This is an optimization exercise on Yosys and OpenROAD, whose aim is small area, a short achievable clock period and few clock cycles per item, not a production implementation. The RTL was checked by simulation tests, not by an equivalence proof against the original design. Power and IR drop assume default switching activity.

$ cat config.mk
export PLATFORM = sky130hd
export DESIGN_NAME = IOTDF
export DESIGN_NICKNAME = IOTDF
export VERILOG_FILES = /design/flow/design.v
export SDC_FILE = /design/flow/constraint.sdc
export NUM_CORES = 4
export LEC_CHECK = 0
export CAP_MARGIN = 20
export CORE_MARGIN = 2
export CORE_UTILIZATION = 40
export SLEW_MARGIN = 20
$ cat constraint.sdc
create_clock -name core_clock -period 7.0 [get_ports {clk}]
set_input_delay 1.4000 -clock core_clock [delete_from_list [all_inputs] [get_ports {clk}]]
set_output_delay 1.4000 -clock core_clock [all_outputs]
set_load 0.01 [all_outputs]
$ cat design.v
`timescale 1ns/10ps
module IOTDF( 
    input          clk,
    input          rst,
    input          in_en,
    input  [7:0]   iot_in,
    input  [2:0]   fn_sel,
    output         busy,
    output         valid,
    output [127:0] iot_out
);
    localparam IDLE     = 3'd0;
    localparam LOAD_DES = 3'd1;
    localparam CALC_DES = 3'd2;
    localparam CALC_CRC = 3'd3;
    localparam CALC_GB  = 3'd4;
    localparam OUT      = 3'd5;
    localparam PREP_DES = 3'd6;
    localparam PREP     = 3'd7;
    reg [2:0]   state_r, state_w;
    reg [3:0]   count_r, count_w;
    reg busy_r, busy_w;
    reg valid_r, valid_w;
    reg [127:0] o_data_r, o_data_w;
    wire enable_busy;
    wire enable_valid;
    wire enable_odata_1, enable_odata_2, enable_odata_3;
    wire enable_count;
    assign busy    = busy_r;
    assign valid   = valid_r;
    assign iot_out = o_data_r;
    wire DES_first, DES_last, DES_prep_key1, DES_shift, DES_enable, DES_fnsel;
    wire [127:0] DES_indata;
    wire [63:0]  DES_odata;
    wire GB_fnsel , GB_first, GB_prev, GB_enable;
    wire [7:0] GB_indata;
    wire [7:0] GB_odata;
    wire [2:0] CRC_in;
    wire [2:0] CRC_nxt;
    wire [7:0] CRC_indata;
    assign DES_fnsel     = fn_sel==3'b010;
    assign DES_first     = state_r==CALC_DES && (!count_r);
    assign DES_last      = state_r==CALC_DES && (&count_r);
    assign DES_prep_key1 = state_r == PREP_DES;
    assign DES_shift     = (state_r==PREP_DES ) 
                        || (state_r==CALC_DES && 
                        ( ((count_r==0 || count_r==7 || count_r==14) && (!DES_fnsel)) 
                        ||((count_r==0 || count_r==7 || count_r==14 || count_r==15) && ( DES_fnsel)) )
                        );
    assign DES_enable    = (state_r==PREP_DES || state_r==CALC_DES);
    assign DES_indata    = (fn_sel==3'b001 || fn_sel==3'b010) ? o_data_r : 0;
    assign GB_first      = (state_r==CALC_GB && count_r==0);
    assign GB_fnsel      = (fn_sel==3'b101) ? 1 : 0;
    assign GB_prev       = o_data_r[0];
    assign GB_enable     = state_r==CALC_GB;
    assign GB_indata     = (fn_sel==3'b100 || fn_sel==3'b101) ? iot_in : 0;
    assign CRC_in        = (state_r==CALC_CRC && count_r==0) ? 0 : o_data_r[2:0];
    assign CRC_indata    = (fn_sel==3'b011 && in_en) ? iot_in : 0;
    DES DES                     (.i_clk(clk) ,.i_rst(rst) ,.shift(DES_shift) ,.first(DES_first) ,.last(DES_last) ,.fnsel(DES_fnsel)
                                ,.enable(DES_enable) ,.prep_key1(DES_prep_key1) ,.i_data(DES_indata) ,.o_data(DES_odata));
    Gray_Binary_Conversion GB   (.i_clk(clk) ,.i_rst(rst) ,.fn_sel(GB_fnsel) ,.first(GB_first) 
                                ,.enable(GB_enable) ,.prev(GB_prev) ,.i_data(GB_indata) ,.o_data(GB_odata));
    CRC3_D8 CRC                 (.i_data(CRC_indata) ,.crc(CRC_in) ,.crc_nxt(CRC_nxt));
    always@ (*) begin
        case(state_r)
            IDLE: state_w = PREP;
            PREP: begin
                case(fn_sel)
                    3'b001:  state_w = LOAD_DES;
                    3'b010:  state_w = LOAD_DES;
                    3'b011:  state_w = CALC_CRC; 
                    3'b100:  state_w = CALC_GB;
                    3'b101:  state_w = CALC_GB;
                    default: state_w = state_r;
                endcase
            end
            LOAD_DES: state_w = (&count_r) ? PREP_DES : LOAD_DES;
            PREP_DES: state_w = CALC_DES;
            CALC_DES: state_w = (&count_r) ? OUT : CALC_DES;
            CALC_CRC: state_w = (&count_r) ? OUT : CALC_CRC;
            CALC_GB:  state_w = (&count_r) ? OUT : CALC_GB;
            OUT:      state_w = IDLE;
            default:  state_w = state_r;
        endcase
    end
    assign enable_busy    = (state_r == LOAD_DES || state_r == CALC_GB || state_r ==CALC_CRC || state_r==IDLE);
    assign enable_valid   = (state_w == OUT || state_r==OUT);
    assign enable_count   = (state_r == LOAD_DES || state_r == CALC_GB || state_r == CALC_CRC || state_r == CALC_DES);
    assign enable_odata_1 = (enable_odata_3 && state_r!=CALC_DES && state_r!=CALC_CRC);
    assign enable_odata_2 = (enable_odata_3 && state_r!=CALC_CRC);
    assign enable_odata_3 = (state_r!=OUT && state_r!=IDLE && state_r!=PREP_DES && state_r!=PREP);
    always@ (*) begin
        if( (fn_sel==3'b001 || fn_sel==3'b010)) begin
            if(state_r==LOAD_DES) begin
                o_data_w = {o_data_r[119:0], iot_in};
            end
            else if(state_r==CALC_DES) begin
                o_data_w = {o_data_r[127:64], DES_odata};
            end
            else begin
                o_data_w = o_data_r;
            end
        end
        else if((fn_sel==3'b011) && state_r==CALC_CRC) begin
            o_data_w = {125'd0, CRC_nxt};
        end
        else if((fn_sel==3'b100 || fn_sel==3'b101) && state_r==CALC_GB) begin
            o_data_w = {o_data_r[119:0], GB_odata};  
        end
        else begin
            o_data_w = o_data_r;
        end
    end
    always@ (*) begin
        if(enable_count) begin
            count_w = count_r + 1;
        end
        else begin
            count_w = 0;
        end
    end
    always@ (*) begin
        if(state_w == OUT) begin
            valid_w = 1;
        end
        else begin 
            valid_w = 0;
        end
    end
    always@ (*) begin
        if(state_r == IDLE) begin
            busy_w = 0;
        end
        else if((state_r == LOAD_DES || state_r == CALC_GB || state_r ==CALC_CRC)) begin
            busy_w = (count_r==14 || count_r==15) ? 1 : 0;
        end
        else if(state_r == OUT) begin
            busy_w = 1;
        end
        else begin
            busy_w = busy_r;
        end
    end
    always@ (posedge clk or posedge rst) begin
        if(rst) begin
            state_r <= IDLE;
        end
        else begin
            state_r <= state_w;
        end
    end
    always@ (posedge clk or posedge rst) begin
        if(rst) begin
            count_r <= 0;
        end
        else if(enable_count) begin
            count_r <= count_w;
        end
    end
    always@ (posedge clk or posedge rst) begin
        if(rst) begin
            busy_r <= 1;
        end
        else if(enable_busy) begin
            busy_r <= busy_w;
        end
    end
    always@ (posedge clk or posedge rst) begin
        if(rst) begin
            valid_r <= 0;
        end
        else if(enable_valid) begin
            valid_r <= valid_w;
        end
    end
    always@ (posedge clk or posedge rst) begin
        if(rst) begin
            o_data_r[127:64] <= 0;
        end
        else if(enable_odata_1) begin
            o_data_r[127:64] <= o_data_w[127:64];
        end
    end
    always@ (posedge clk or posedge rst) begin
        if(rst) begin
            o_data_r[63:3] <= 0;
        end
        else if(enable_odata_2) begin
            o_data_r[63:3] <= o_data_w[63:3];
        end
    end
    always@ (posedge clk or posedge rst) begin
        if(rst) begin
            o_data_r[2:0] <= 0;
        end
        else if(enable_odata_3) begin
            o_data_r[2:0] <= o_data_w[2:0];
        end
    end
endmodule
module CRC3_D8(
    input      [7:0]   i_data,
    input      [2:0]   crc,
    output     [2:0]   crc_nxt
);  
    assign crc_nxt[0] = i_data[7] ^ i_data[4] ^ i_data[3] ^ i_data[2] ^ i_data[0] ^ crc[2];
    assign crc_nxt[1] = i_data[7] ^ i_data[5] ^ i_data[2] ^ i_data[1] ^ i_data[0] ^ crc[0] ^ crc[2];
    assign crc_nxt[2] = i_data[6] ^ i_data[3] ^ i_data[2] ^ i_data[1] ^ crc[1];
endmodule
module PC1(
    input  [63:0] in,
    output [55:0] out
);
    assign out[55] = in[7];
    assign out[54] = in[15];
    assign out[53] = in[23];
    assign out[52] = in[31];
    assign out[51] = in[39];
    assign out[50] = in[47];
    assign out[49] = in[55];
    assign out[48] = in[63];
    assign out[47] = in[6];
    assign out[46] = in[14];
    assign out[45] = in[22];
    assign out[44] = in[30];
    assign out[43] = in[38];
    assign out[42] = in[46];
    assign out[41] = in[54];
    assign out[40] = in[62];
    assign out[39] = in[5];
    assign out[38] = in[13];
    assign out[37] = in[21];
    assign out[36] = in[29];
    assign out[35] = in[37];
    assign out[34] = in[45];
    assign out[33] = in[53];
    assign out[32] = in[61];
    assign out[31] = in[4];
    assign out[30] = in[12];
    assign out[29] = in[20];
    assign out[28] = in[28];
    assign out[27] = in[1];
    assign out[26] = in[9];
    assign out[25] = in[17];
    assign out[24] = in[25];
    assign out[23] = in[33];
    assign out[22] = in[41];
    assign out[21] = in[49];
    assign out[20] = in[57];
    assign out[19] = in[2];
    assign out[18] = in[10];
    assign out[17] = in[18];
    assign out[16] = in[26];
    assign out[15] = in[34];
    assign out[14] = in[42];
    assign out[13] = in[50];
    assign out[12] = in[58];
    assign out[11] = in[3];
    assign out[10] = in[11];
    assign out[9]  = in[19];
    assign out[8]  = in[27];
    assign out[7]  = in[35];
    assign out[6]  = in[43];
    assign out[5]  = in[51];
    assign out[4]  = in[59];
    assign out[3]  = in[36];
    assign out[2]  = in[44];
    assign out[1]  = in[52];
    assign out[0]  = in[60];
endmodule
module PC2(
    input  [55:0] in,
    output [47:0] out
);
    assign out[47] = in[42];
    assign out[46] = in[39];
    assign out[45] = in[45];
    assign out[44] = in[32];
    assign out[43] = in[55];
    assign out[42] = in[51];
    assign out[41] = in[53];
    assign out[40] = in[28];
    assign out[39] = in[41];
    assign out[38] = in[50];
    assign out[37] = in[35];
    assign out[36] = in[46];
    assign out[35] = in[33];
    assign out[34] = in[37];
    assign out[33] = in[44];
    assign out[32] = in[52];
    assign out[31] = in[30];
    assign out[30] = in[48];
    assign out[29] = in[40];
    assign out[28] = in[49];
    assign out[27] = in[29];
    assign out[26] = in[36];
    assign out[25] = in[43];
    assign out[24] = in[54];
    assign out[23] = in[15];
    assign out[22] = in[4];
    assign out[21] = in[25];
    assign out[20] = in[19];
    assign out[19] = in[9];
    assign out[18] = in[1];
    assign out[17] = in[26];
    assign out[16] = in[16];
    assign out[15] = in[5];
    assign out[14] = in[11];
    assign out[13] = in[23];
    assign out[12] = in[8];
    assign out[11] = in[12];
    assign out[10] = in[7];
    assign out[9]  = in[17];
    assign out[8]  = in[0];
    assign out[7]  = in[22];
    assign out[6]  = in[3];
    assign out[5]  = in[10];
    assign out[4]  = in[14];
    assign out[3]  = in[6];
    assign out[2]  = in[20];
    assign out[1]  = in[27];
    assign out[0]  = in[24];
endmodule
module initial_permutation(
    input  [63:0] in,
    output [63:0] out
);
    assign out[63] = in[6];
    assign out[62] = in[14];
    assign out[61] = in[22];
    assign out[60] = in[30];
    assign out[59] = in[38];
    assign out[58] = in[46];
    assign out[57] = in[54];
    assign out[56] = in[62];
    assign out[55] = in[4];
    assign out[54] = in[12];
    assign out[53] = in[20];
    assign out[52] = in[28];
    assign out[51] = in[36];
    assign out[50] = in[44];
    assign out[49] = in[52];
    assign out[48] = in[60];
    assign out[47] = in[2];
    assign out[46] = in[10];
    assign out[45] = in[18];
    assign out[44] = in[26];
    assign out[43] = in[34];
    assign out[42] = in[42];
    assign out[41] = in[50];
    assign out[40] = in[58];
    assign out[39] = in[0];
    assign out[38] = in[8];
    assign out[37] = in[16];
    assign out[36] = in[24];
    assign out[35] = in[32];
    assign out[34] = in[40];
    assign out[33] = in[48];
    assign out[32] = in[56];
    assign out[31] = in[7];
    assign out[30] = in[15];
    assign out[29] = in[23];
    assign out[28] = in[31];
    assign out[27] = in[39];
    assign out[26] = in[47];
    assign out[25] = in[55];
    assign out[24] = in[63];
    assign out[23] = in[5];
    assign out[22] = in[13];
    assign out[21] = in[21];
    assign out[20] = in[29];
    assign out[19] = in[37];
    assign out[18] = in[45];
    assign out[17] = in[53];
    assign out[16] = in[61];
    assign out[15] = in[3];
    assign out[14] = in[11];
    assign out[13] = in[19];
    assign out[12] = in[27];
    assign out[11] = in[35];
    assign out[10] = in[43];
    assign out[9]  = in[51];
    assign out[8]  = in[59];
    assign out[7]  = in[1];
    assign out[6]  = in[9];
    assign out[5]  = in[17];
    assign out[4]  = in[25];
    assign out[3]  = in[33];
    assign out[2]  = in[41];
    assign out[1]  = in[49];
    assign out[0]  = in[57];
endmodule
module final_permutation(
    input  [63:0] in,
    output [63:0] out 
);
    assign out[63] = in[24];
    assign out[62] = in[56];
    assign out[61] = in[16];
    assign out[60] = in[48];
    assign out[59] = in[8];
    assign out[58] = in[40];
    assign out[57] = in[0];
    assign out[56] = in[32];
    assign out[55] = in[25];
    assign out[54] = in[57];
    assign out[53] = in[17];
    assign out[52] = in[49];
    assign out[51] = in[9];
    assign out[50] = in[41];
    assign out[49] = in[1];
    assign out[48] = in[33];
    assign out[47] = in[26];
    assign out[46] = in[58];
    assign out[45] = in[18];
    assign out[44] = in[50];
    assign out[43] = in[10];
    assign out[42] = in[42];
    assign out[41] = in[2];
    assign out[40] = in[34];
    assign out[39] = in[27];
    assign out[38] = in[59];
    assign out[37] = in[19];
    assign out[36] = in[51];
    assign out[35] = in[11];
    assign out[34] = in[43];
    assign out[33] = in[3];
    assign out[32] = in[35];
    assign out[31] = in[28];
    assign out[30] = in[60];
    assign out[29] = in[20];
    assign out[28] = in[52];
    assign out[27] = in[12];
    assign out[26] = in[44];
    assign out[25] = in[4];
    assign out[24] = in[36];
    assign out[23] = in[29];
    assign out[22] = in[61];
    assign out[21] = in[21];
    assign out[20] = in[53];
    assign out[19] = in[13];
    assign out[18] = in[45];
    assign out[17] = in[5];
    assign out[16] = in[37];
    assign out[15] = in[30];
    assign out[14] = in[62];
    assign out[13] = in[22];
    assign out[12] = in[54];
    assign out[11] = in[14];
    assign out[10] = in[46];
    assign out[9]  = in[6];
    assign out[8]  = in[38];
    assign out[7]  = in[31];
    assign out[6]  = in[63];
    assign out[5]  = in[23];
    assign out[4]  = in[55];
    assign out[3]  = in[15];
    assign out[2]  = in[47];
    assign out[1]  = in[7];
    assign out[0]  = in[39];
endmodule
module P_permutation(
    input  [31:0] in,
    output [31:0] out
);  
    assign out[0]  = in[7];
    assign out[1]  = in[28];
    assign out[2]  = in[21];
    assign out[3]  = in[10];
    assign out[4]  = in[26];
    assign out[5]  = in[2];
    assign out[6]  = in[19];
    assign out[7]  = in[13];
    assign out[8]  = in[23];
    assign out[9]  = in[29];
    assign out[10] = in[5];
    assign out[11] = in[0];
    assign out[12] = in[18];
    assign out[13] = in[8];
    assign out[14] = in[24];
    assign out[15] = in[30];
    assign out[16] = in[22];
    assign out[17] = in[1];
    assign out[18] = in[14];
    assign out[19] = in[27];
    assign out[20] = in[6];
    assign out[21] = in[9];
    assign out[22] = in[17];
    assign out[23] = in[31];
    assign out[24] = in[15];
    assign out[25] = in[4];
    assign out[26] = in[20];
    assign out[27] = in[3];
    assign out[28] = in[11];
    assign out[29] = in[12];
    assign out[30] = in[25];
    assign out[31] = in[16];
endmodule
module Expansion(
    input  [31:0] in,
    output [47:0] out
);
    assign out[0]  = in[31];
    assign out[1]  = in[0];
    assign out[2]  = in[1];
    assign out[3]  = in[2];
    assign out[4]  = in[3];
    assign out[5]  = in[4];
    assign out[6]  = in[3];
    assign out[7]  = in[4];
    assign out[8]  = in[5];
    assign out[9]  = in[6];
    assign out[10] = in[7];
    assign out[11] = in[8];
    assign out[12] = in[7];
    assign out[13] = in[8];
    assign out[14] = in[9];
    assign out[15] = in[10];
    assign out[16] = in[11];
    assign out[17] = in[12];
    assign out[18] = in[11];
    assign out[19] = in[12];
    assign out[20] = in[13];
    assign out[21] = in[14];
    assign out[22] = in[15];
    assign out[23] = in[16];
    assign out[24] = in[15];
    assign out[25] = in[16];
    assign out[26] = in[17];
    assign out[27] = in[18];
    assign out[28] = in[19];
    assign out[29] = in[20];
    assign out[30] = in[19];
    assign out[31] = in[20];
    assign out[32] = in[21];
    assign out[33] = in[22];
    assign out[34] = in[23];
    assign out[35] = in[24];
    assign out[36] = in[23];
    assign out[37] = in[24];
    assign out[38] = in[25];
    assign out[39] = in[26];
    assign out[40] = in[27];
    assign out[41] = in[28];
    assign out[42] = in[27];
    assign out[43] = in[28];
    assign out[44] = in[29];
    assign out[45] = in[30];
    assign out[46] = in[31];
    assign out[47] = in[0];
endmodule
module S1(
    input  [5:0] in,
    output reg [3:0] out
);
    always@ (*) begin
        case(in[4:1])
            4'd0: begin
                case({in[5], in[0]})
                    2'd0:    out = 4'd14;
                    2'd1:    out = 4'd0;
                    2'd2:    out = 4'd4;
                    2'd3:    out = 4'd15;
                    default: out = 4'd0;
                endcase
            end
            4'd1: begin
                case({in[5], in[0]})
                    2'd0:    out = 4'd4;
                    2'd1:    out = 4'd15;
                    2'd2:    out = 4'd1;
                    2'd3:    out = 4'd12;
                    default: out = 4'd0;
                endcase
            end
            4'd2: begin
                case({in[5], in[0]})
                    2'd0:    out = 4'd13;
                    2'd1:    out = 4'd7;
                    2'd2:    out = 4'd14;
                    2'd3:    out = 4'd8;
                    default: out = 4'd0;
                endcase
            end
            4'd3: begin
                case({in[5], in[0]})
                    2'd0:    out = 4'd1;
                    2'd1:    out = 4'd4;
                    2'd2:    out = 4'd8;
                    2'd3:    out = 4'd2;
                    default: out = 4'd0;
                endcase
            end
            4'd4: begin
                case({in[5], in[0]})
                    2'd0:    out = 4'd2;
                    2'd1:    out = 4'd14;
                    2'd2:    out = 4'd13;
                    2'd3:    out = 4'd4;
                    default: out = 4'd0;
                endcase
            end
            4'd5: begin
                case({in[5], in[0]})
                    2'd0:    out = 4'd15;
                    2'd1:    out = 4'd2;
                    2'd2:    out = 4'd6;
                    2'd3:    out = 4'd9;
                    default: out = 4'd0;
                endcase
            end
            4'd6: begin
                case({in[5], in[0]})
                    2'd0:    out = 4'd11;
                    2'd1:    out = 4'd13;
                    2'd2:    out = 4'd2;
                    2'd3:    out = 4'd1;
                    default: out = 4'd0;
                endcase
            end
            4'd7: begin
                case({in[5], in[0]})
                    2'd0:    out = 4'd8;
                    2'd1:    out = 4'd1;
                    2'd2:    out = 4'd11;
                    2'd3:    out = 4'd7;
                    default: out = 4'd0;
                endcase
            end
            4'd8: begin
                case({in[5], in[0]})
                    2'd0:    out = 4'd3;
                    2'd1:    out = 4'd10;
                    2'd2:    out = 4'd15;
                    2'd3:    out = 4'd5;
                    default: out = 4'd0;
                endcase
            end
            4'd9: begin
                case({in[5], in[0]})
                    2'd0:    out = 4'd10;
                    2'd1:    out = 4'd6;
                    2'd2:    out = 4'd12;
                    2'd3:    out = 4'd11;
                    default: out = 4'd0;
                endcase
            end
            4'd10: begin
                case({in[5], in[0]})
                    2'd0:    out = 4'd6;
                    2'd1:    out = 4'd12;
                    2'd2:    out = 4'd9;
                    2'd3:    out = 4'd3;
                    default: out = 4'd0;
                endcase
            end
            4'd11: begin
                case({in[5], in[0]})
                    2'd0:    out = 4'd12;
                    2'd1:    out = 4'd11;
                    2'd2:    out = 4'd7;
                    2'd3:    out = 4'd14;
                    default: out = 4'd0;
                endcase
            end
            4'd12: begin
                case({in[5], in[0]})
                    2'd0:    out = 4'd5;
                    2'd1:    out = 4'd9;
                    2'd2:    out = 4'd3;
                    2'd3:    out = 4'd10;
                    default: out = 4'd0;
                endcase
            end
            4'd13: begin
                case({in[5], in[0]})
                    2'd0:    out = 4'd9;
                    2'd1:    out = 4'd5;
                    2'd2:    out = 4'd10;
                    2'd3:    out = 4'd0;
                    default: out = 4'd0;
                endcase
            end
            4'd14: begin
                case({in[5], in[0]})
                    2'd0:    out = 4'd0;
                    2'd1:    out = 4'd3;
                    2'd2:    out = 4'd5;
                    2'd3:    out = 4'd6;
                    default: out = 4'd0;
                endcase
            end
            4'd15: begin
                case({in[5], in[0]})
                    2'd0:    out = 4'd7;
                    2'd1:    out = 4'd8;
                    2'd2:    out = 4'd0;
                    2'd3:    out = 4'd13;
                    default: out = 4'd0;
                endcase
            end
            default : out = 0;
        endcase
    end
endmodule
module S2(
    input  [5:0] in,
    output reg [3:0] out
);
    always@ (*) begin
        case(in[4:1])
            4'd0: begin
                case({in[5], in[0]})
                    2'd0:    out = 4'd15;
                    2'd1:    out = 4'd3;
                    2'd2:    out = 4'd0;
                    2'd3:    out = 4'd13;
                    default: out = 4'd0;
                endcase
            end
            4'd1: begin
                case({in[5], in[0]})
                    2'd0:    out = 4'd1;
                    2'd1:    out = 4'd13;
                    2'd2:    out = 4'd14;
                    2'd3:    out = 4'd8;
                    default: out = 4'd0;
                endcase
            end
            4'd2: begin
                case({in[5], in[0]})
                    2'd0:    out = 4'd8;
                    2'd1:    out = 4'd4;
                    2'd2:    out = 4'd7;
                    2'd3:    out = 4'd10;
                    default: out = 4'd0;
                endcase
            end
            4'd3: begin
                case({in[5], in[0]})
                    2'd0:    out = 4'd14;
                    2'd1:    out = 4'd7;
                    2'd2:    out = 4'd11;
                    2'd3:    out = 4'd1;
                    default: out = 4'd0;
                endcase
            end
            4'd4: begin
                case({in[5], in[0]})
                    2'd0:    out = 4'd6;
                    2'd1:    out = 4'd15;
                    2'd2:    out = 4'd10;
                    2'd3:    out = 4'd3;
                    default: out = 4'd0;
                endcase
            end
            4'd5: begin
                case({in[5], in[0]})
                    2'd0:    out = 4'd11;
                    2'd1:    out = 4'd2;
                    2'd2:    out = 4'd4;
                    2'd3:    out = 4'd15;
                    default: out = 4'd0;
                endcase
            end
            4'd6: begin
                case({in[5], in[0]})
                    2'd0:    out = 4'd3;
                    2'd1:    out = 4'd8;
                    2'd2:    out = 4'd13;
                    2'd3:    out = 4'd4;
                    default: out = 4'd0;
                endcase
            end
            4'd7: begin
                case({in[5], in[0]})
                    2'd0:    out = 4'd4;
                    2'd1:    out = 4'd14;
                    2'd2:    out = 4'd1;
                    2'd3:    out = 4'd2;
                    default: out = 4'd0;
                endcase
            end
            4'd8: begin
                case({in[5], in[0]})
                    2'd0:    out = 4'd9;
                    2'd1:    out = 4'd12;
                    2'd2:    out = 4'd5;
                    2'd3:    out = 4'd11;
                    default: out = 4'd0;
                endcase
            end
            4'd9: begin
                case({in[5], in[0]})
                    2'd0:    out = 4'd7;
                    2'd1:    out = 4'd0;
                    2'd2:    out = 4'd8;
                    2'd3:    out = 4'd6;
                    default: out = 4'd0;
                endcase
            end
            4'd10: begin
                case({in[5], in[0]})
                    2'd0:    out = 4'd2;
                    2'd1:    out = 4'd1;
                    2'd2:    out = 4'd12;
                    2'd3:    out = 4'd7;
                    default: out = 4'd0;
                endcase
            end
            4'd11: begin
                case({in[5], in[0]})
                    2'd0:    out = 4'd13;
                    2'd1:    out = 4'd10;
                    2'd2:    out = 4'd6;
                    2'd3:    out = 4'd12;
                    default: out = 4'd0;
                endcase
            end
            4'd12: begin
                case({in[5], in[0]})
                    2'd0:    out = 4'd12;
                    2'd1:    out = 4'd6;
                    2'd2:    out = 4'd9;
                    2'd3:    out = 4'd0;
                    default: out = 4'd0;
                endcase
            end
            4'd13: begin
                case({in[5], in[0]})
                    2'd0:    out = 4'd0;
                    2'd1:    out = 4'd9;
                    2'd2:    out = 4'd3;
                    2'd3:    out = 4'd5;
                    default: out = 4'd0;
                endcase
            end
            4'd14: begin
                case({in[5], in[0]})
                    2'd0:    out = 4'd5;
                    2'd1:    out = 4'd11;
                    2'd2:    out = 4'd2;
                    2'd3:    out = 4'd14;
                    default: out = 4'd0;
                endcase
            end
            4'd15: begin
                case({in[5], in[0]})
                    2'd0:    out = 4'd10;
                    2'd1:    out = 4'd5;
                    2'd2:    out = 4'd15;
                    2'd3:    out = 4'd9;
                    default: out = 4'd0;
                endcase
            end
            default : out = 0;
        endcase
    end
endmodule
module S3(
    input  [5:0] in,
    output reg [3:0] out
);
    always@ (*) begin
        case(in[4:1])
            4'd0: begin
                case({in[5], in[0]})
                    2'd0:    out = 4'd10;
                    2'd1:    out = 4'd13;
                    2'd2:    out = 4'd13;
                    2'd3:    out = 4'd1;
                    default: out = 4'd0;
                endcase
            end
            4'd1: begin
                case({in[5], in[0]})
                    2'd0:    out = 4'd0;
                    2'd1:    out = 4'd7;
                    2'd2:    out = 4'd6;
                    2'd3:    out = 4'd10;
                    default: out = 4'd0;
                endcase
            end
            4'd2: begin
                case({in[5], in[0]})
                    2'd0:    out = 4'd9;
                    2'd1:    out = 4'd0;
                    2'd2:    out = 4'd4;
                    2'd3:    out = 4'd13;
                    default: out = 4'd0;
                endcase
            end
            4'd3: begin
                case({in[5], in[0]})
                    2'd0:    out = 4'd14;
                    2'd1:    out = 4'd9;
                    2'd2:    out = 4'd9;
                    2'd3:    out = 4'd0;
                    default: out = 4'd0;
                endcase
            end
            4'd4: begin
                case({in[5], in[0]})
                    2'd0:    out = 4'd6;
                    2'd1:    out = 4'd3;
                    2'd2:    out = 4'd8;
                    2'd3:    out = 4'd6;
                    default: out = 4'd0;
                endcase
            end
            4'd5: begin
                case({in[5], in[0]})
                    2'd0:    out = 4'd3;
                    2'd1:    out = 4'd4;
                    2'd2:    out = 4'd15;
                    2'd3:    out = 4'd9;
                    default: out = 4'd0;
                endcase
            end
            4'd6: begin
                case({in[5], in[0]})
                    2'd0:    out = 4'd15;
                    2'd1:    out = 4'd6;
                    2'd2:    out = 4'd3;
                    2'd3:    out = 4'd8;
                    default: out = 4'd0;
                endcase
            end
            4'd7: begin
                case({in[5], in[0]})
                    2'd0:    out = 4'd5;
                    2'd1:    out = 4'd10;
                    2'd2:    out = 4'd0;
                    2'd3:    out = 4'd7;
                    default: out = 4'd0;
                endcase
            end
            4'd8: begin
                case({in[5], in[0]})
                    2'd0:    out = 4'd1;
                    2'd1:    out = 4'd2;
                    2'd2:    out = 4'd11;
                    2'd3:    out = 4'd4;
                    default: out = 4'd0;
                endcase
            end
            4'd9: begin
                case({in[5], in[0]})
                    2'd0:    out = 4'd13;
                    2'd1:    out = 4'd8;
                    2'd2:    out = 4'd1;
                    2'd3:    out = 4'd15;
                    default: out = 4'd0;
                endcase
            end
            4'd10: begin
                case({in[5], in[0]})
                    2'd0:    out = 4'd12;
                    2'd1:    out = 4'd5;
                    2'd2:    out = 4'd2;
                    2'd3:    out = 4'd14;
                    default: out = 4'd0;
                endcase
            end
            4'd11: begin
                case({in[5], in[0]})
                    2'd0:    out = 4'd7;
                    2'd1:    out = 4'd14;
                    2'd2:    out = 4'd12;
                    2'd3:    out = 4'd3;
                    default: out = 4'd0;
                endcase
            end
            4'd12: begin
                case({in[5], in[0]})
                    2'd0:    out = 4'd11;
                    2'd1:    out = 4'd12;
                    2'd2:    out = 4'd5;
                    2'd3:    out = 4'd11;
                    default: out = 4'd0;
                endcase
            end
            4'd13: begin
                case({in[5], in[0]})
                    2'd0:    out = 4'd4;
                    2'd1:    out = 4'd11;
                    2'd2:    out = 4'd10;
                    2'd3:    out = 4'd5;
                    default: out = 4'd0;
                endcase
            end
            4'd14: begin
                case({in[5], in[0]})
                    2'd0:    out = 4'd2;
                    2'd1:    out = 4'd15;
                    2'd2:    out = 4'd14;
                    2'd3:    out = 4'd2;
                    default: out = 4'd0;
                endcase
            end
            4'd15: begin
                case({in[5], in[0]})
                    2'd0:    out = 4'd8;
                    2'd1:    out = 4'd1;
                    2'd2:    out = 4'd7;
                    2'd3:    out = 4'd12;
                    default: out = 4'd0;
                endcase
            end
            default : out = 0;
        endcase
    end
endmodule
module S4(
    input  [5:0] in,
    output reg [3:0] out
);
        always@ (*) begin
        case(in[4:1])
            4'd0: begin
                case({in[5], in[0]})
                    2'd0:    out = 4'd7;
                    2'd1:    out = 4'd13;
                    2'd2:    out = 4'd10;
                    2'd3:    out = 4'd3;
                    default: out = 4'd0;
                endcase
            end
            4'd1: begin
                case({in[5], in[0]})
                    2'd0:    out = 4'd13;
                    2'd1:    out = 4'd8;
                    2'd2:    out = 4'd6;
                    2'd3:    out = 4'd15;
                    default: out = 4'd0;
                endcase
            end
            4'd2: begin
                case({in[5], in[0]})
                    2'd0:    out = 4'd14;
                    2'd1:    out = 4'd11;
                    2'd2:    out = 4'd9;
                    2'd3:    out = 4'd0;
                    default: out = 4'd0;
                endcase
            end
            4'd3: begin
                case({in[5], in[0]})
                    2'd0:    out = 4'd3;
                    2'd1:    out = 4'd5;
                    2'd2:    out = 4'd0;
                    2'd3:    out = 4'd6;
                    default: out = 4'd0;
                endcase
            end
            4'd4: begin
                case({in[5], in[0]})
                    2'd0:    out = 4'd0;
                    2'd1:    out = 4'd6;
                    2'd2:    out = 4'd12;
                    2'd3:    out = 4'd10;
                    default: out = 4'd0;
                endcase
            end
            4'd5: begin
                case({in[5], in[0]})
                    2'd0:    out = 4'd6;
                    2'd1:    out = 4'd15;
                    2'd2:    out = 4'd11;
                    2'd3:    out = 4'd1;
                    default: out = 4'd0;
                endcase
            end
            4'd6: begin
                case({in[5], in[0]})
                    2'd0:    out = 4'd9;
                    2'd1:    out = 4'd0;
                    2'd2:    out = 4'd7;
                    2'd3:    out = 4'd13;
                    default: out = 4'd0;
                endcase
            end
            4'd7: begin
                case({in[5], in[0]})
                    2'd0:    out = 4'd10;
                    2'd1:    out = 4'd3;
                    2'd2:    out = 4'd13;
                    2'd3:    out = 4'd8;
                    default: out = 4'd0;
                endcase
            end
            4'd8: begin
                case({in[5], in[0]})
                    2'd0:    out = 4'd1;
                    2'd1:    out = 4'd4;
                    2'd2:    out = 4'd15;
                    2'd3:    out = 4'd9;
                    default: out = 4'd0;
                endcase
            end
            4'd9: begin
                case({in[5], in[0]})
                    2'd0:    out = 4'd2;
                    2'd1:    out = 4'd7;
                    2'd2:    out = 4'd1;
                    2'd3:    out = 4'd4;
                    default: out = 4'd0;
                endcase
            end
            4'd10: begin
                case({in[5], in[0]})
                    2'd0:    out = 4'd8;
                    2'd1:    out = 4'd2;
                    2'd2:    out = 4'd3;
                    2'd3:    out = 4'd5;
                    default: out = 4'd0;
                endcase
            end
            4'd11: begin
                case({in[5], in[0]})
                    2'd0:    out = 4'd5;
                    2'd1:    out = 4'd12;
                    2'd2:    out = 4'd14;
                    2'd3:    out = 4'd11;
                    default: out = 4'd0;
                endcase
            end
            4'd12: begin
                case({in[5], in[0]})
                    2'd0:    out = 4'd11;
                    2'd1:    out = 4'd1;
                    2'd2:    out = 4'd5;
                    2'd3:    out = 4'd12;
                    default: out = 4'd0;
                endcase
            end
            4'd13: begin
                case({in[5], in[0]})
                    2'd0:    out = 4'd12;
                    2'd1:    out = 4'd10;
                    2'd2:    out = 4'd2;
                    2'd3:    out = 4'd7;
                    default: out = 4'd0;
                endcase
            end
            4'd14: begin
                case({in[5], in[0]})
                    2'd0:    out = 4'd4;
                    2'd1:    out = 4'd14;
                    2'd2:    out = 4'd8;
                    2'd3:    out = 4'd2;
                    default: out = 4'd0;
                endcase
            end
            4'd15: begin
                case({in[5], in[0]})
                    2'd0:    out = 4'd15;
                    2'd1:    out = 4'd9;
                    2'd2:    out = 4'd4;
                    2'd3:    out = 4'd14;
                    default: out = 4'd0;
                endcase
            end
            default : out = 0;
        endcase
    end
endmodule
module S5(
    input  [5:0] in,
    output reg [3:0] out
);
        always@ (*) begin
        case(in[4:1])
            4'd0: begin
                case({in[5], in[0]})
                    2'd0:    out = 4'd2;
                    2'd1:    out = 4'd14;
                    2'd2:    out = 4'd4;
                    2'd3:    out = 4'd11;
                    default: out = 4'd0;
                endcase
            end
            4'd1: begin
                case({in[5], in[0]})
                    2'd0:    out = 4'd12;
                    2'd1:    out = 4'd11;
                    2'd2:    out = 4'd2;
                    2'd3:    out = 4'd8;
                    default: out = 4'd0;
                endcase
            end
            4'd2: begin
                case({in[5], in[0]})
                    2'd0:    out = 4'd4;
                    2'd1:    out = 4'd2;
                    2'd2:    out = 4'd1;
                    2'd3:    out = 4'd12;
                    default: out = 4'd0;
                endcase
            end
            4'd3: begin
                case({in[5], in[0]})
                    2'd0:    out = 4'd1;
                    2'd1:    out = 4'd12;
                    2'd2:    out = 4'd11;
                    2'd3:    out = 4'd7;
                    default: out = 4'd0;
                endcase
            end
            4'd4: begin
                case({in[5], in[0]})
                    2'd0:    out = 4'd7;
                    2'd1:    out = 4'd4;
                    2'd2:    out = 4'd10;
                    2'd3:    out = 4'd1;
                    default: out = 4'd0;
                endcase
            end
            4'd5: begin
                case({in[5], in[0]})
                    2'd0:    out = 4'd10;
                    2'd1:    out = 4'd7;
                    2'd2:    out = 4'd13;
                    2'd3:    out = 4'd14;
                    default: out = 4'd0;
                endcase
            end
            4'd6: begin
                case({in[5], in[0]})
                    2'd0:    out = 4'd11;
                    2'd1:    out = 4'd13;
                    2'd2:    out = 4'd7;
                    2'd3:    out = 4'd2;
                    default: out = 4'd0;
                endcase
            end
            4'd7: begin
                case({in[5], in[0]})
                    2'd0:    out = 4'd6;
                    2'd1:    out = 4'd1;
                    2'd2:    out = 4'd8;
                    2'd3:    out = 4'd13;
                    default: out = 4'd0;
                endcase
            end
            4'd8: begin
                case({in[5], in[0]})
                    2'd0:    out = 4'd8;
                    2'd1:    out = 4'd5;
                    2'd2:    out = 4'd15;
                    2'd3:    out = 4'd6;
                    default: out = 4'd0;
                endcase
            end
            4'd9: begin
                case({in[5], in[0]})
                    2'd0:    out = 4'd5;
                    2'd1:    out = 4'd0;
                    2'd2:    out = 4'd9;
                    2'd3:    out = 4'd15;
                    default: out = 4'd0;
                endcase
            end
            4'd10: begin
                case({in[5], in[0]})
                    2'd0:    out = 4'd3;
                    2'd1:    out = 4'd15;
                    2'd2:    out = 4'd12;
                    2'd3:    out = 4'd0;
                    default: out = 4'd0;
                endcase
            end
            4'd11: begin
                case({in[5], in[0]})
                    2'd0:    out = 4'd15;
                    2'd1:    out = 4'd10;
                    2'd2:    out = 4'd5;
                    2'd3:    out = 4'd9;
                    default: out = 4'd0;
                endcase
            end
            4'd12: begin
                case({in[5], in[0]})
                    2'd0:    out = 4'd13;
                    2'd1:    out = 4'd3;
                    2'd2:    out = 4'd6;
                    2'd3:    out = 4'd10;
                    default: out = 4'd0;
                endcase
            end
            4'd13: begin
                case({in[5], in[0]})
                    2'd0:    out = 4'd0;
                    2'd1:    out = 4'd9;
                    2'd2:    out = 4'd3;
                    2'd3:    out = 4'd4;
                    default: out = 4'd0;
                endcase
            end
            4'd14: begin
                case({in[5], in[0]})
                    2'd0:    out = 4'd14;
                    2'd1:    out = 4'd8;
                    2'd2:    out = 4'd0;
                    2'd3:    out = 4'd5;
                    default: out = 4'd0;
                endcase
            end
            4'd15: begin
                case({in[5], in[0]})
                    2'd0:    out = 4'd9;
                    2'd1:    out = 4'd6;
                    2'd2:    out = 4'd14;
                    2'd3:    out = 4'd3;
                    default: out = 4'd0;
                endcase
            end
            default : out = 0;
        endcase
    end
endmodule
module S6(
    input  [5:0] in,
    output reg [3:0] out
);
        always@ (*) begin
        case(in[4:1])
            4'd0: begin
                case({in[5], in[0]})
                    2'd0:    out = 4'd12;
                    2'd1:    out = 4'd10;
                    2'd2:    out = 4'd9;
                    2'd3:    out = 4'd4;
                    default: out = 4'd0;
                endcase
            end
            4'd1: begin
                case({in[5], in[0]})
                    2'd0:    out = 4'd1;
                    2'd1:    out = 4'd15;
                    2'd2:    out = 4'd14;
                    2'd3:    out = 4'd3;
                    default: out = 4'd0;
                endcase
            end
            4'd2: begin
                case({in[5], in[0]})
                    2'd0:    out = 4'd10;
                    2'd1:    out = 4'd4;
                    2'd2:    out = 4'd15;
                    2'd3:    out = 4'd2;
                    default: out = 4'd0;
                endcase
            end
            4'd3: begin
                case({in[5], in[0]})
                    2'd0:    out = 4'd15;
                    2'd1:    out = 4'd2;
                    2'd2:    out = 4'd5;
                    2'd3:    out = 4'd12;
                    default: out = 4'd0;
                endcase
            end
            4'd4: begin
                case({in[5], in[0]})
                    2'd0:    out = 4'd9;
                    2'd1:    out = 4'd7;
                    2'd2:    out = 4'd2;
                    2'd3:    out = 4'd9;
                    default: out = 4'd0;
                endcase
            end
            4'd5: begin
                case({in[5], in[0]})
                    2'd0:    out = 4'd2;
                    2'd1:    out = 4'd12;
                    2'd2:    out = 4'd8;
                    2'd3:    out = 4'd5;
                    default: out = 4'd0;
                endcase
            end
            4'd6: begin
                case({in[5], in[0]})
                    2'd0:    out = 4'd6;
                    2'd1:    out = 4'd9;
                    2'd2:    out = 4'd12;
                    2'd3:    out = 4'd15;
                    default: out = 4'd0;
                endcase
            end
            4'd7: begin
                case({in[5], in[0]})
                    2'd0:    out = 4'd8;
                    2'd1:    out = 4'd5;
                    2'd2:    out = 4'd3;
                    2'd3:    out = 4'd10;
                    default: out = 4'd0;
                endcase
            end
            4'd8: begin
                case({in[5], in[0]})
                    2'd0:    out = 4'd0;
                    2'd1:    out = 4'd6;
                    2'd2:    out = 4'd7;
                    2'd3:    out = 4'd11;
                    default: out = 4'd0;
                endcase
            end
            4'd9: begin
                case({in[5], in[0]})
                    2'd0:    out = 4'd13;
                    2'd1:    out = 4'd1;
                    2'd2:    out = 4'd0;
                    2'd3:    out = 4'd14;
                    default: out = 4'd0;
                endcase
            end
            4'd10: begin
                case({in[5], in[0]})
                    2'd0:    out = 4'd3;
                    2'd1:    out = 4'd13;
                    2'd2:    out = 4'd4;
                    2'd3:    out = 4'd1;
                    default: out = 4'd0;
                endcase
            end
            4'd11: begin
                case({in[5], in[0]})
                    2'd0:    out = 4'd4;
                    2'd1:    out = 4'd14;
                    2'd2:    out = 4'd10;
                    2'd3:    out = 4'd7;
                    default: out = 4'd0;
                endcase
            end
            4'd12: begin
                case({in[5], in[0]})
                    2'd0:    out = 4'd14;
                    2'd1:    out = 4'd0;
                    2'd2:    out = 4'd1;
                    2'd3:    out = 4'd6;
                    default: out = 4'd0;
                endcase
            end
            4'd13: begin
                case({in[5], in[0]})
                    2'd0:    out = 4'd7;
                    2'd1:    out = 4'd11;
                    2'd2:    out = 4'd13;
                    2'd3:    out = 4'd0;
                    default: out = 4'd0;
                endcase
            end
            4'd14: begin
                case({in[5], in[0]})
                    2'd0:    out = 4'd5;
                    2'd1:    out = 4'd3;
                    2'd2:    out = 4'd11;
                    2'd3:    out = 4'd8;
                    default: out = 4'd0;
                endcase
            end
            4'd15: begin
                case({in[5], in[0]})
                    2'd0:    out = 4'd11;
                    2'd1:    out = 4'd8;
                    2'd2:    out = 4'd6;
                    2'd3:    out = 4'd13;
                    default: out = 4'd0;
                endcase
            end
            default : out = 0;
        endcase
    end
endmodule
module S7(
    input  [5:0] in,
    output reg [3:0] out
);
        always@ (*) begin
        case(in[4:1])
            4'd0: begin
                case({in[5], in[0]})
                    2'd0:    out = 4'd4;
                    2'd1:    out = 4'd13;
                    2'd2:    out = 4'd1;
                    2'd3:    out = 4'd6;
                    default: out = 4'd0;
                endcase
            end
            4'd1: begin
                case({in[5], in[0]})
                    2'd0:    out = 4'd11;
                    2'd1:    out = 4'd0;
                    2'd2:    out = 4'd4;
                    2'd3:    out = 4'd11;
                    default: out = 4'd0;
                endcase
            end
            4'd2: begin
                case({in[5], in[0]})
                    2'd0:    out = 4'd2;
                    2'd1:    out = 4'd11;
                    2'd2:    out = 4'd11;
                    2'd3:    out = 4'd13;
                    default: out = 4'd0;
                endcase
            end
            4'd3: begin
                case({in[5], in[0]})
                    2'd0:    out = 4'd14;
                    2'd1:    out = 4'd7;
                    2'd2:    out = 4'd13;
                    2'd3:    out = 4'd8;
                    default: out = 4'd0;
                endcase
            end
            4'd4: begin
                case({in[5], in[0]})
                    2'd0:    out = 4'd15;
                    2'd1:    out = 4'd4;
                    2'd2:    out = 4'd12;
                    2'd3:    out = 4'd1;
                    default: out = 4'd0;
                endcase
            end
            4'd5: begin
                case({in[5], in[0]})
                    2'd0:    out = 4'd0;
                    2'd1:    out = 4'd9;
                    2'd2:    out = 4'd3;
                    2'd3:    out = 4'd4;
                    default: out = 4'd0;
                endcase
            end
            4'd6: begin
                case({in[5], in[0]})
                    2'd0:    out = 4'd8;
                    2'd1:    out = 4'd1;
                    2'd2:    out = 4'd7;
                    2'd3:    out = 4'd10;
                    default: out = 4'd0;
                endcase
            end
            4'd7: begin
                case({in[5], in[0]})
                    2'd0:    out = 4'd13;
                    2'd1:    out = 4'd10;
                    2'd2:    out = 4'd14;
                    2'd3:    out = 4'd7;
                    default: out = 4'd0;
                endcase
            end
            4'd8: begin
                case({in[5], in[0]})
                    2'd0:    out = 4'd3;
                    2'd1:    out = 4'd14;
                    2'd2:    out = 4'd10;
                    2'd3:    out = 4'd9;
                    default: out = 4'd0;
                endcase
            end
            4'd9: begin
                case({in[5], in[0]})
                    2'd0:    out = 4'd12;
                    2'd1:    out = 4'd3;
                    2'd2:    out = 4'd15;
                    2'd3:    out = 4'd5;
                    default: out = 4'd0;
                endcase
            end
            4'd10: begin
                case({in[5], in[0]})
                    2'd0:    out = 4'd9;
                    2'd1:    out = 4'd5;
                    2'd2:    out = 4'd6;
                    2'd3:    out = 4'd0;
                    default: out = 4'd0;
                endcase
            end
            4'd11: begin
                case({in[5], in[0]})
                    2'd0:    out = 4'd7;
                    2'd1:    out = 4'd12;
                    2'd2:    out = 4'd8;
                    2'd3:    out = 4'd15;
                    default: out = 4'd0;
                endcase
            end
            4'd12: begin
                case({in[5], in[0]})
                    2'd0:    out = 4'd5;
                    2'd1:    out = 4'd2;
                    2'd2:    out = 4'd0;
                    2'd3:    out = 4'd14;
                    default: out = 4'd0;
                endcase
            end
            4'd13: begin
                case({in[5], in[0]})
                    2'd0:    out = 4'd10;
                    2'd1:    out = 4'd15;
                    2'd2:    out = 4'd5;
                    2'd3:    out = 4'd2;
                    default: out = 4'd0;
                endcase
            end
            4'd14: begin
                case({in[5], in[0]})
                    2'd0:    out = 4'd6;
                    2'd1:    out = 4'd8;
                    2'd2:    out = 4'd9;
                    2'd3:    out = 4'd3;
                    default: out = 4'd0;
                endcase
            end
            4'd15: begin
                case({in[5], in[0]})
                    2'd0:    out = 4'd1;
                    2'd1:    out = 4'd6;
                    2'd2:    out = 4'd2;
                    2'd3:    out = 4'd12;
                    default: out = 4'd0;
                endcase
            end
            default : out = 0;
        endcase
    end
endmodule
module S8(
    input  [5:0] in,
    output reg [3:0] out
);
        always@ (*) begin
        case(in[4:1])
            4'd0: begin
                case({in[5], in[0]})
                    2'd0:    out = 4'd13;
                    2'd1:    out = 4'd1;
                    2'd2:    out = 4'd7;
                    2'd3:    out = 4'd2;
                    default: out = 4'd0;
                endcase
            end
            4'd1: begin
                case({in[5], in[0]})
                    2'd0:    out = 4'd2;
                    2'd1:    out = 4'd15;
                    2'd2:    out = 4'd11;
                    2'd3:    out = 4'd1;
                    default: out = 4'd0;
                endcase
            end
            4'd2: begin
                case({in[5], in[0]})
                    2'd0:    out = 4'd8;
                    2'd1:    out = 4'd13;
                    2'd2:    out = 4'd4;
                    2'd3:    out = 4'd14;
                    default: out = 4'd0;
                endcase
            end
            4'd3: begin
                case({in[5], in[0]})
                    2'd0:    out = 4'd4;
                    2'd1:    out = 4'd8;
                    2'd2:    out = 4'd1;
                    2'd3:    out = 4'd7;
                    default: out = 4'd0;
                endcase
            end
            4'd4: begin
                case({in[5], in[0]})
                    2'd0:    out = 4'd6;
                    2'd1:    out = 4'd10;
                    2'd2:    out = 4'd9;
                    2'd3:    out = 4'd4;
                    default: out = 4'd0;
                endcase
            end
            4'd5: begin
                case({in[5], in[0]})
                    2'd0:    out = 4'd15;
                    2'd1:    out = 4'd3;
                    2'd2:    out = 4'd12;
                    2'd3:    out = 4'd10;
                    default: out = 4'd0;
                endcase
            end
            4'd6: begin
                case({in[5], in[0]})
                    2'd0:    out = 4'd11;
                    2'd1:    out = 4'd7;
                    2'd2:    out = 4'd14;
                    2'd3:    out = 4'd8;
                    default: out = 4'd0;
                endcase
            end
            4'd7: begin
                case({in[5], in[0]})
                    2'd0:    out = 4'd1;
                    2'd1:    out = 4'd4;
                    2'd2:    out = 4'd2;
                    2'd3:    out = 4'd13;
                    default: out = 4'd0;
                endcase
            end
            4'd8: begin
                case({in[5], in[0]})
                    2'd0:    out = 4'd10;
                    2'd1:    out = 4'd12;
                    2'd2:    out = 4'd0;
                    2'd3:    out = 4'd15;
                    default: out = 4'd0;
                endcase
            end
            4'd9: begin
                case({in[5], in[0]})
                    2'd0:    out = 4'd9;
                    2'd1:    out = 4'd5;
                    2'd2:    out = 4'd6;
                    2'd3:    out = 4'd12;
                    default: out = 4'd0;
                endcase
            end
            4'd10: begin
                case({in[5], in[0]})
                    2'd0:    out = 4'd3;
                    2'd1:    out = 4'd6;
                    2'd2:    out = 4'd10;
                    2'd3:    out = 4'd9;
                    default: out = 4'd0;
                endcase
            end
            4'd11: begin
                case({in[5], in[0]})
                    2'd0:    out = 4'd14;
                    2'd1:    out = 4'd11;
                    2'd2:    out = 4'd13;
                    2'd3:    out = 4'd0;
                    default: out = 4'd0;
                endcase
            end
            4'd12: begin
                case({in[5], in[0]})
                    2'd0:    out = 4'd5;
                    2'd1:    out = 4'd0;
                    2'd2:    out = 4'd15;
                    2'd3:    out = 4'd3;
                    default: out = 4'd0;
                endcase
            end
            4'd13: begin
                case({in[5], in[0]})
                    2'd0:    out = 4'd0;
                    2'd1:    out = 4'd14;
                    2'd2:    out = 4'd3;
                    2'd3:    out = 4'd5;
                    default: out = 4'd0;
                endcase
            end
            4'd14: begin
                case({in[5], in[0]})
                    2'd0:    out = 4'd12;
                    2'd1:    out = 4'd9;
                    2'd2:    out = 4'd5;
                    2'd3:    out = 4'd6;
                    default: out = 4'd0;
                endcase
            end
            4'd15: begin
                case({in[5], in[0]})
                    2'd0:    out = 4'd7;
                    2'd1:    out = 4'd2;
                    2'd2:    out = 4'd8;
                    2'd3:    out = 4'd11;
                    default: out = 4'd0;
                endcase
            end
            default : out = 0;
        endcase
    end
endmodule
module f_function(
    input  [31:0] in,
    input  [47:0] key,
    output [31:0] out
);      
    wire [47:0] temp;
    wire [3:0]  s1,s2,s3,s4,s5,s6,s7,s8;
    wire [47:0] exp_out;
    Expansion expansion(.in(in), .out(exp_out));
    assign temp = exp_out ^ key;
    S1 S1(.in(temp[47:42]), .out(s1));
    S2 S2(.in(temp[41:36]), .out(s2));
    S3 S3(.in(temp[35:30]), .out(s3));
    S4 S4(.in(temp[29:24]), .out(s4));
    S5 S5(.in(temp[23:18]), .out(s5));
    S6 S6(.in(temp[17:12]), .out(s6));
    S7 S7(.in(temp[11:6]) , .out(s7));
    S8 S8(.in(temp[5:0])  , .out(s8));
    P_permutation P(.in({s1,s2,s3,s4,s5,s6,s7,s8}) , .out(out));
endmodule
module DES(
    input  i_clk,
    input  i_rst,
    input  enable,
    input  shift,
    input  first,
    input  last,
    input  prep_key1,
    input  fnsel,
    input  [127:0] i_data,
    output reg [63:0]  o_data
);  
    wire [55:0] temp1;
    wire [63:0] temp2;
    wire [63:0] temp3;
    wire [31:0] temp4;
    reg  [27:0] up_shift;
    reg  [27:0] down_shift;
    reg  [27:0] up_r, up_w;
    reg  [27:0] down_r, down_w;
    wire [47:0] key;
    reg  [31:0] R, L;
    wire [31:0] R_xor;
    assign R_xor = temp4 ^ L;
    PC1 PC1(.in(i_data[127:64]), .out(temp1));
    initial_permutation init_p(.in(i_data[63:0]) ,.out(temp2));
    final_permutation   final_p(.in({R_xor, R}) ,.out(temp3));
    PC2 PC2(.in({down_r, up_r}), .out(key));
    f_function F(.in(R), .key(key), .out(temp4));
    always@ (*) begin
        o_data[31:0]  = last ? temp3[31:0]  : R_xor;  
        o_data[63:32] = last ? temp3[63:32] : R;
    end
    always@ (*) begin
        R = first ? temp2[31:0]  : i_data[31:0]; 
        L = first ? temp2[63:32] : i_data[63:32]; 
    end
    always@ (*) begin
        if(fnsel) begin
            up_shift   = prep_key1 ? {temp1[26:0],  temp1[27]}  : up_r;
            down_shift = prep_key1 ? {temp1[54:28], temp1[55]}  : down_r;
        end
        else begin
            up_shift   = prep_key1 ? temp1[27:0]  : up_r;
            down_shift = prep_key1 ? temp1[55:28] : down_r;
        end
    end
    always@ (*) begin
        if(fnsel) begin
            up_w   = shift ? {up_shift[0],   up_shift[27:1]}   : {up_shift[1:0],   up_shift[27:2]};
            down_w = shift ? {down_shift[0], down_shift[27:1]} : {down_shift[1:0], down_shift[27:2]};
        end
        else begin
            up_w   = shift ? {up_shift[26:0],   up_shift[27]}   : {up_shift[25:0],   up_shift[27:26]};
            down_w = shift ? {down_shift[26:0], down_shift[27]} : {down_shift[25:0], down_shift[27:26]};
        end 
    end
    always@ (posedge i_clk or posedge i_rst) begin
        if(i_rst) begin
            up_r   <= 0;
            down_r <= 0;
        end
        else if(enable) begin
            up_r   <= up_w;
            down_r <= down_w;
        end
    end 
endmodule
module Gray_Binary_Conversion(
    input  i_clk,
    input  i_rst,
    input  enable,
    input  fn_sel,
    input  first, 
    input  [7:0] i_data,
    input  prev,
    output reg [7:0] o_data
);
    reg data;
    reg temp7, temp6, temp5, temp4, temp3, temp2, temp1, temp0;
    always@ (*) begin
        temp7 = (first) ? 1'b0 :
                (fn_sel)? prev : data;
        temp6 = (fn_sel)? o_data[7] : i_data[7];
        temp5 = (fn_sel)? o_data[6] : i_data[6];
        temp4 = (fn_sel)? o_data[5] : i_data[5];
        temp3 = (fn_sel)? o_data[4] : i_data[4];
        temp2 = (fn_sel)? o_data[3] : i_data[3];
        temp1 = (fn_sel)? o_data[2] : i_data[2];
        temp0 = (fn_sel)? o_data[1] : i_data[1];
        o_data[7] = i_data[7] ^ temp7;
        o_data[6] = i_data[6] ^ temp6;
        o_data[5] = i_data[5] ^ temp5;
        o_data[4] = i_data[4] ^ temp4;
        o_data[3] = i_data[3] ^ temp3;
        o_data[2] = i_data[2] ^ temp2;
        o_data[1] = i_data[1] ^ temp1;
        o_data[0] = i_data[0] ^ temp0;
    end
    always@ (posedge i_clk or posedge i_rst) begin
        if(i_rst) begin
            data <= 0;
        end
        else if(enable)begin
            data <= i_data[0];
        end
    end 
endmodule
$ cat run.sh
#!/bin/bash
# synth_recipe.tcl (not shown) runs the flow's synth.tcl, then flattens the netlist and writes it again
# the make line also repeats each setting of config.mk as NAME=value (left out here)
make -C /OpenROAD-flow-scripts/flow DESIGN_CONFIG=/design/flow/config.mk WORK_HOME=/design/flow/orfs CLKGATE_MAP_FILE= SYNTH_SCRIPT=/design/flow/synth_recipe.tcl finish
==> images/cts.png <==
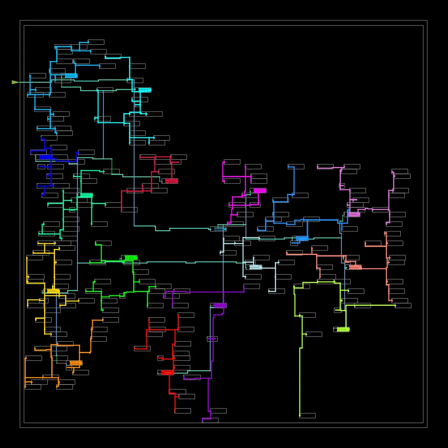
CTS Buf Count: 17
root buffer cell: clkbuf_16
FFs & Latches: 194
htree depth: 4
clock sinks: 194

==> images/m2.png <==
(2 px per µm)
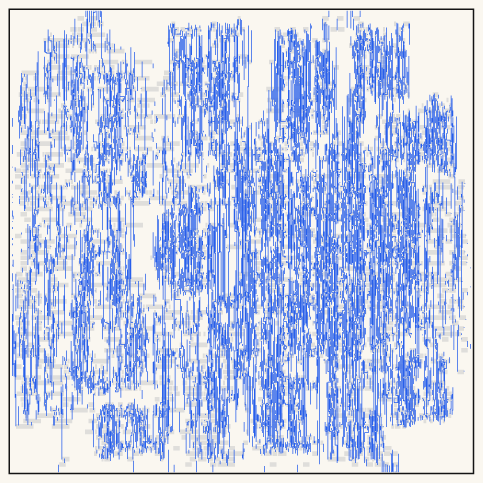
main direction = vertical
nets with wire on the layer = 2405
longest straight run = 73.1 µm

==> impl_metrics.csv <==
group,metric,value,unit
drt,drt_iter0_drc,3328,
critical_path,r2r_cells,16,
clock_network,cts_tree,"yes",
outcome,status,"no timing/DRC/antenna violations",
sta,final-hold-violation-count,0,
power,p_seq,2.51,mW
sta,skew,0.0136,ns
critical_path,crit-reg2reg-launch,"count_r[0]",
worst_hold_path,hold_class,"reg2reg",
power,p_int,5.07,mW
power,comb_power,8.54,mW
sta,setup_slack,1.12,ns
power,clkPwrFrac,8.6,%
drt,ant_nets,0,
sta,period_needed,5.88,ns
layout,fill_cells,5235,
placement,dp_hpwl,67300,µm
logic_synthesis,yosysSeqAreaShare,23.5,%
layout,largest_register_ffs,128,
layout,multi_input_area_share,62.9,%
logic_synthesis,synthDistinctLibCells,112,
grt,grt_pass1_wl,140000,µm
layout,bufAreaShareNonClock,8.69,%
critical_path,start_kind,"primary input",
layout,multi_input_gates,2439,
floorplanning,die_y,231,µm
sta,setup_tns,0,ns
clock_network,postCtsSetupBuffers,0,
drt,drc,0,
layout,sh_seq_area,21.0,%
placement,routabilityCongestion,1.02,
logic_synthesis,syn_inst,2943,
layout,fin_nets,3004,
layout,regMostFlops,"o_data_r",
grt,overflow,0,
critical_path,arrival,6.32,ns
layout,clkCellAreaFrac,2.59,%
floorplanning,die_w,231,µm
sta,fin_hold_ws,0.483,ns
clock_network,cts-hold-fix-buffers,0,
clock_network,cts-resized-gates,0,
logic_synthesis,synth-edff-count,0,
sta,setup_viol,0,
power,clock_net_power,1.04,mW
critical_path,worstPathMaxFanout,19,
drt,post_drt_wl_per_cell,25.5,µm
layout,area_growth,11.8,%
grt,use_met1,45.7,%
logic_synthesis,syn_area_per_cell,7.02,µm²
sta,finalMaxSlewViolations,0,
critical_path,worstSetupEndpoint,"o_data_r[18]",
layout,final_cell_mix,"nand2_1 (619), o21ai_0 (302), nand3_1 (197)",
clock_network,clock_latency,0.51,ns
layout,fin_cells,3630,
drt,highest_layer,"met5",
worst_hold_path,min_from,"o_data_r[120]",
power,pwr-share-comb,70.6,%
sta,rsz0062_at_grt,"false",
layout,n_antenna_cell,1,
drt,detail_route.vias_per_cell,6.73,
critical_path,startpoint,"fn_sel[2]",
power,irDropWorstVdd,312,µV
layout,n_clock_buffer,18,
logic_synthesis,ys_warn_count,11,
critical_path,reg2reg_to,"o_data_r[18]",
logic_synthesis,synth_nets,3011,
sta,period_share,84.1,%
logic_synthesis,synth_seq_cells,194,
floorplanning,io_pins,144,
clock_network,cts_buffer_depth,2,
worst_hold_path,holdPathEnd,"o_data_r[120]",
floorplanning,initial_core_util,40.4,%
placement,placed_cells,3596,
critical_path,worst_ep_required_time,7.43,ns
grt,grtUsageTotal,33.9,%
floorplanning,tap_cells,680,
logic_synthesis,yosys_most_used_dff,"dfrtp_1",
layout,n_all_buffers,218,
layout,layout_commonest_cell,"nand2_1",
sta,max_slew_margin,27.9,%
layout,multi_input_area,0.0145,mm²
job,max_cap_violations,0,
power,maxPowerGroup,"combinational cells",
placement,placed_cell_area,0.0225,mm²
layout,largestRegisters,"o_data_r (128), DES.down_r (28), DES.up_r (28)",
floorplanning,die-area,0.0535,mm²
drt,dr_total_vias,24400,
power,leakagePower,9.46,nW
placement,io_buffers,143,
logic_synthesis,async_reset_ff_share,100,%
clock_network,path_clk_slew,0.08,ns
layout,register_area,0.00486,mm²
sta,max_freq,170,MHz
power,p_seq_share,20.8,%
grt,grt_pass1_vias,22100,
layout,largest_cell_class,"multi-input gates",
sta,worstMarginPinSlew,1.08,ns
grt,grt_max_degree,114,
power,cellPowerDensity,523,mW/mm²
drt,wl_met2,39400,µm
drt,wl_met3,10500,µm
power,fin_total_pwr,12.1,mW
grt,top_usage_layer,"met2",
grt,grt_antenna_before_repair,5,
floorplanning,coreArea,0.0512,mm²
critical_path,reg2reg_slack,1.36,ns
placement,pre_cts_ws,0.667,ns
critical_path,endpoint_kind,"flip-flop",
drt,wl_met1,38300,µm
drt,firstDrtPassIters,7,
drt,wirelength,92600,µm
grt,use_met2,49.8,%
logic_synthesis,synth_area,0.0207,mm²
layout,finalInstanceArea,0.0231,mm²
power,switchingPower,7.02,mW
layout,nNonClkInverters,66,
grt,grt_use_met3,9.58,%
worst_hold_path,min_path_cells,2,
floorplanning,num_rows,83,
power,sw_frac_of_total,58.1,%
layout,drive_above_1_share,7.05,%
critical_path,path_class,"in2reg",
layout,utilization,45.2,%
Testbench counts, summed over its fixed seeds: cycles 16,512, items 640.
==> images/route_heat.png <==
(1.5 px per µm) The die is cut into 23 by 23 equal tiles; white is low, dark blue is high, scaled to the fullest tile. Values are wire area over tile area, all layers added.
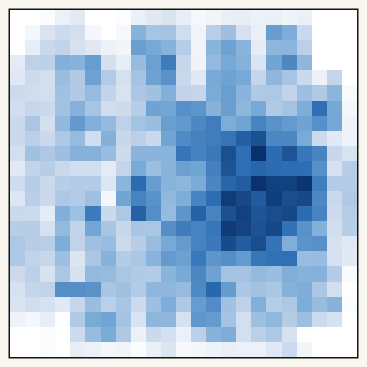
fullest tile = 0.81
tiles over half the peak = 27%
mean over tiles = 0.30
nearly empty tiles = 7.9%
emptiest ninth of the die = top left

critical path: stages:
cell       delay (ns)
buf_2            0.13
buf_4            0.28
clkinv_1         0.50
o2111ai_2        0.28
nand2_1          0.35
xor2_1           0.45
ha_1             0.33
clkinv_1         0.33
a2111oi_0        0.46
a311oi_1         0.10
a31oi_1          0.18
o311ai_1         0.11
a2111oi_1        0.84
xor2_1           0.18
o221a_1          0.26
a21oi_1          0.11
cell families (layout without fill, tap and decap cells):
kind of cell               after synthesis  after routing  share of synthesized area (%)
AOI/OAI and AO/OA                     1000           1000                           32.4
DFF                                    194            194                           23.5
adders and majority gates               55             55                           3.32
and+or+nand+nor                       1267           1267                           28.5
other                                    0              1                              0
muxes                                   20             20                           1.11
xor gates and xnor gates                97             97                           4.48
buffers and inverters                  310            316                           6.65
synth_stat cells (36+ instances only):
cell type    n  area (µm²)
ha_1        54         676
nor3_1      66         330
o211ai_1    36         270
nand3_1    197         986
nand4_1     48         300
buf_2       42         210
dfrtp_1    193        4830
a22oi_1     46         345
nor2_1     146         548
a211oi_1    41         308
a21oi_1    197         986
inv_1       63         236
a31oi_1     48         300
nand2_1    621        2330
xnor2_1     58         508
clkbuf_1   156         586
o21ai_0    302        1510

static timing again, ports no longer ideal:
How much do the figures lean on ideal ports? The routed layout below was timed once more, with nothing changed but the port constraints.
Step 1: set_driving_cell puts a clkbuf_16 on clk and a buf_2 on each other input, an assumption about the parent block.
Step 2 moves the port delays by t, midway between the first and last clock arrival at a register: inputs arrive t later, outputs are due t later. That takes back most of the time a late clock gives input paths.
a / b / c = ideal ports / drivers / drivers and shift; a / b = the first two.
t, ns: 0.564
slack for setup (ns): 1.116 / 1.147 / 0.583
worst setup path at the end: input to register
worst data-port slew with drivers (ns): 0.04
After both steps this run still meets setup and hold. For this run, drivers alone change the setup slack by +0.031 ns; drivers and shift together by -0.533 ns.
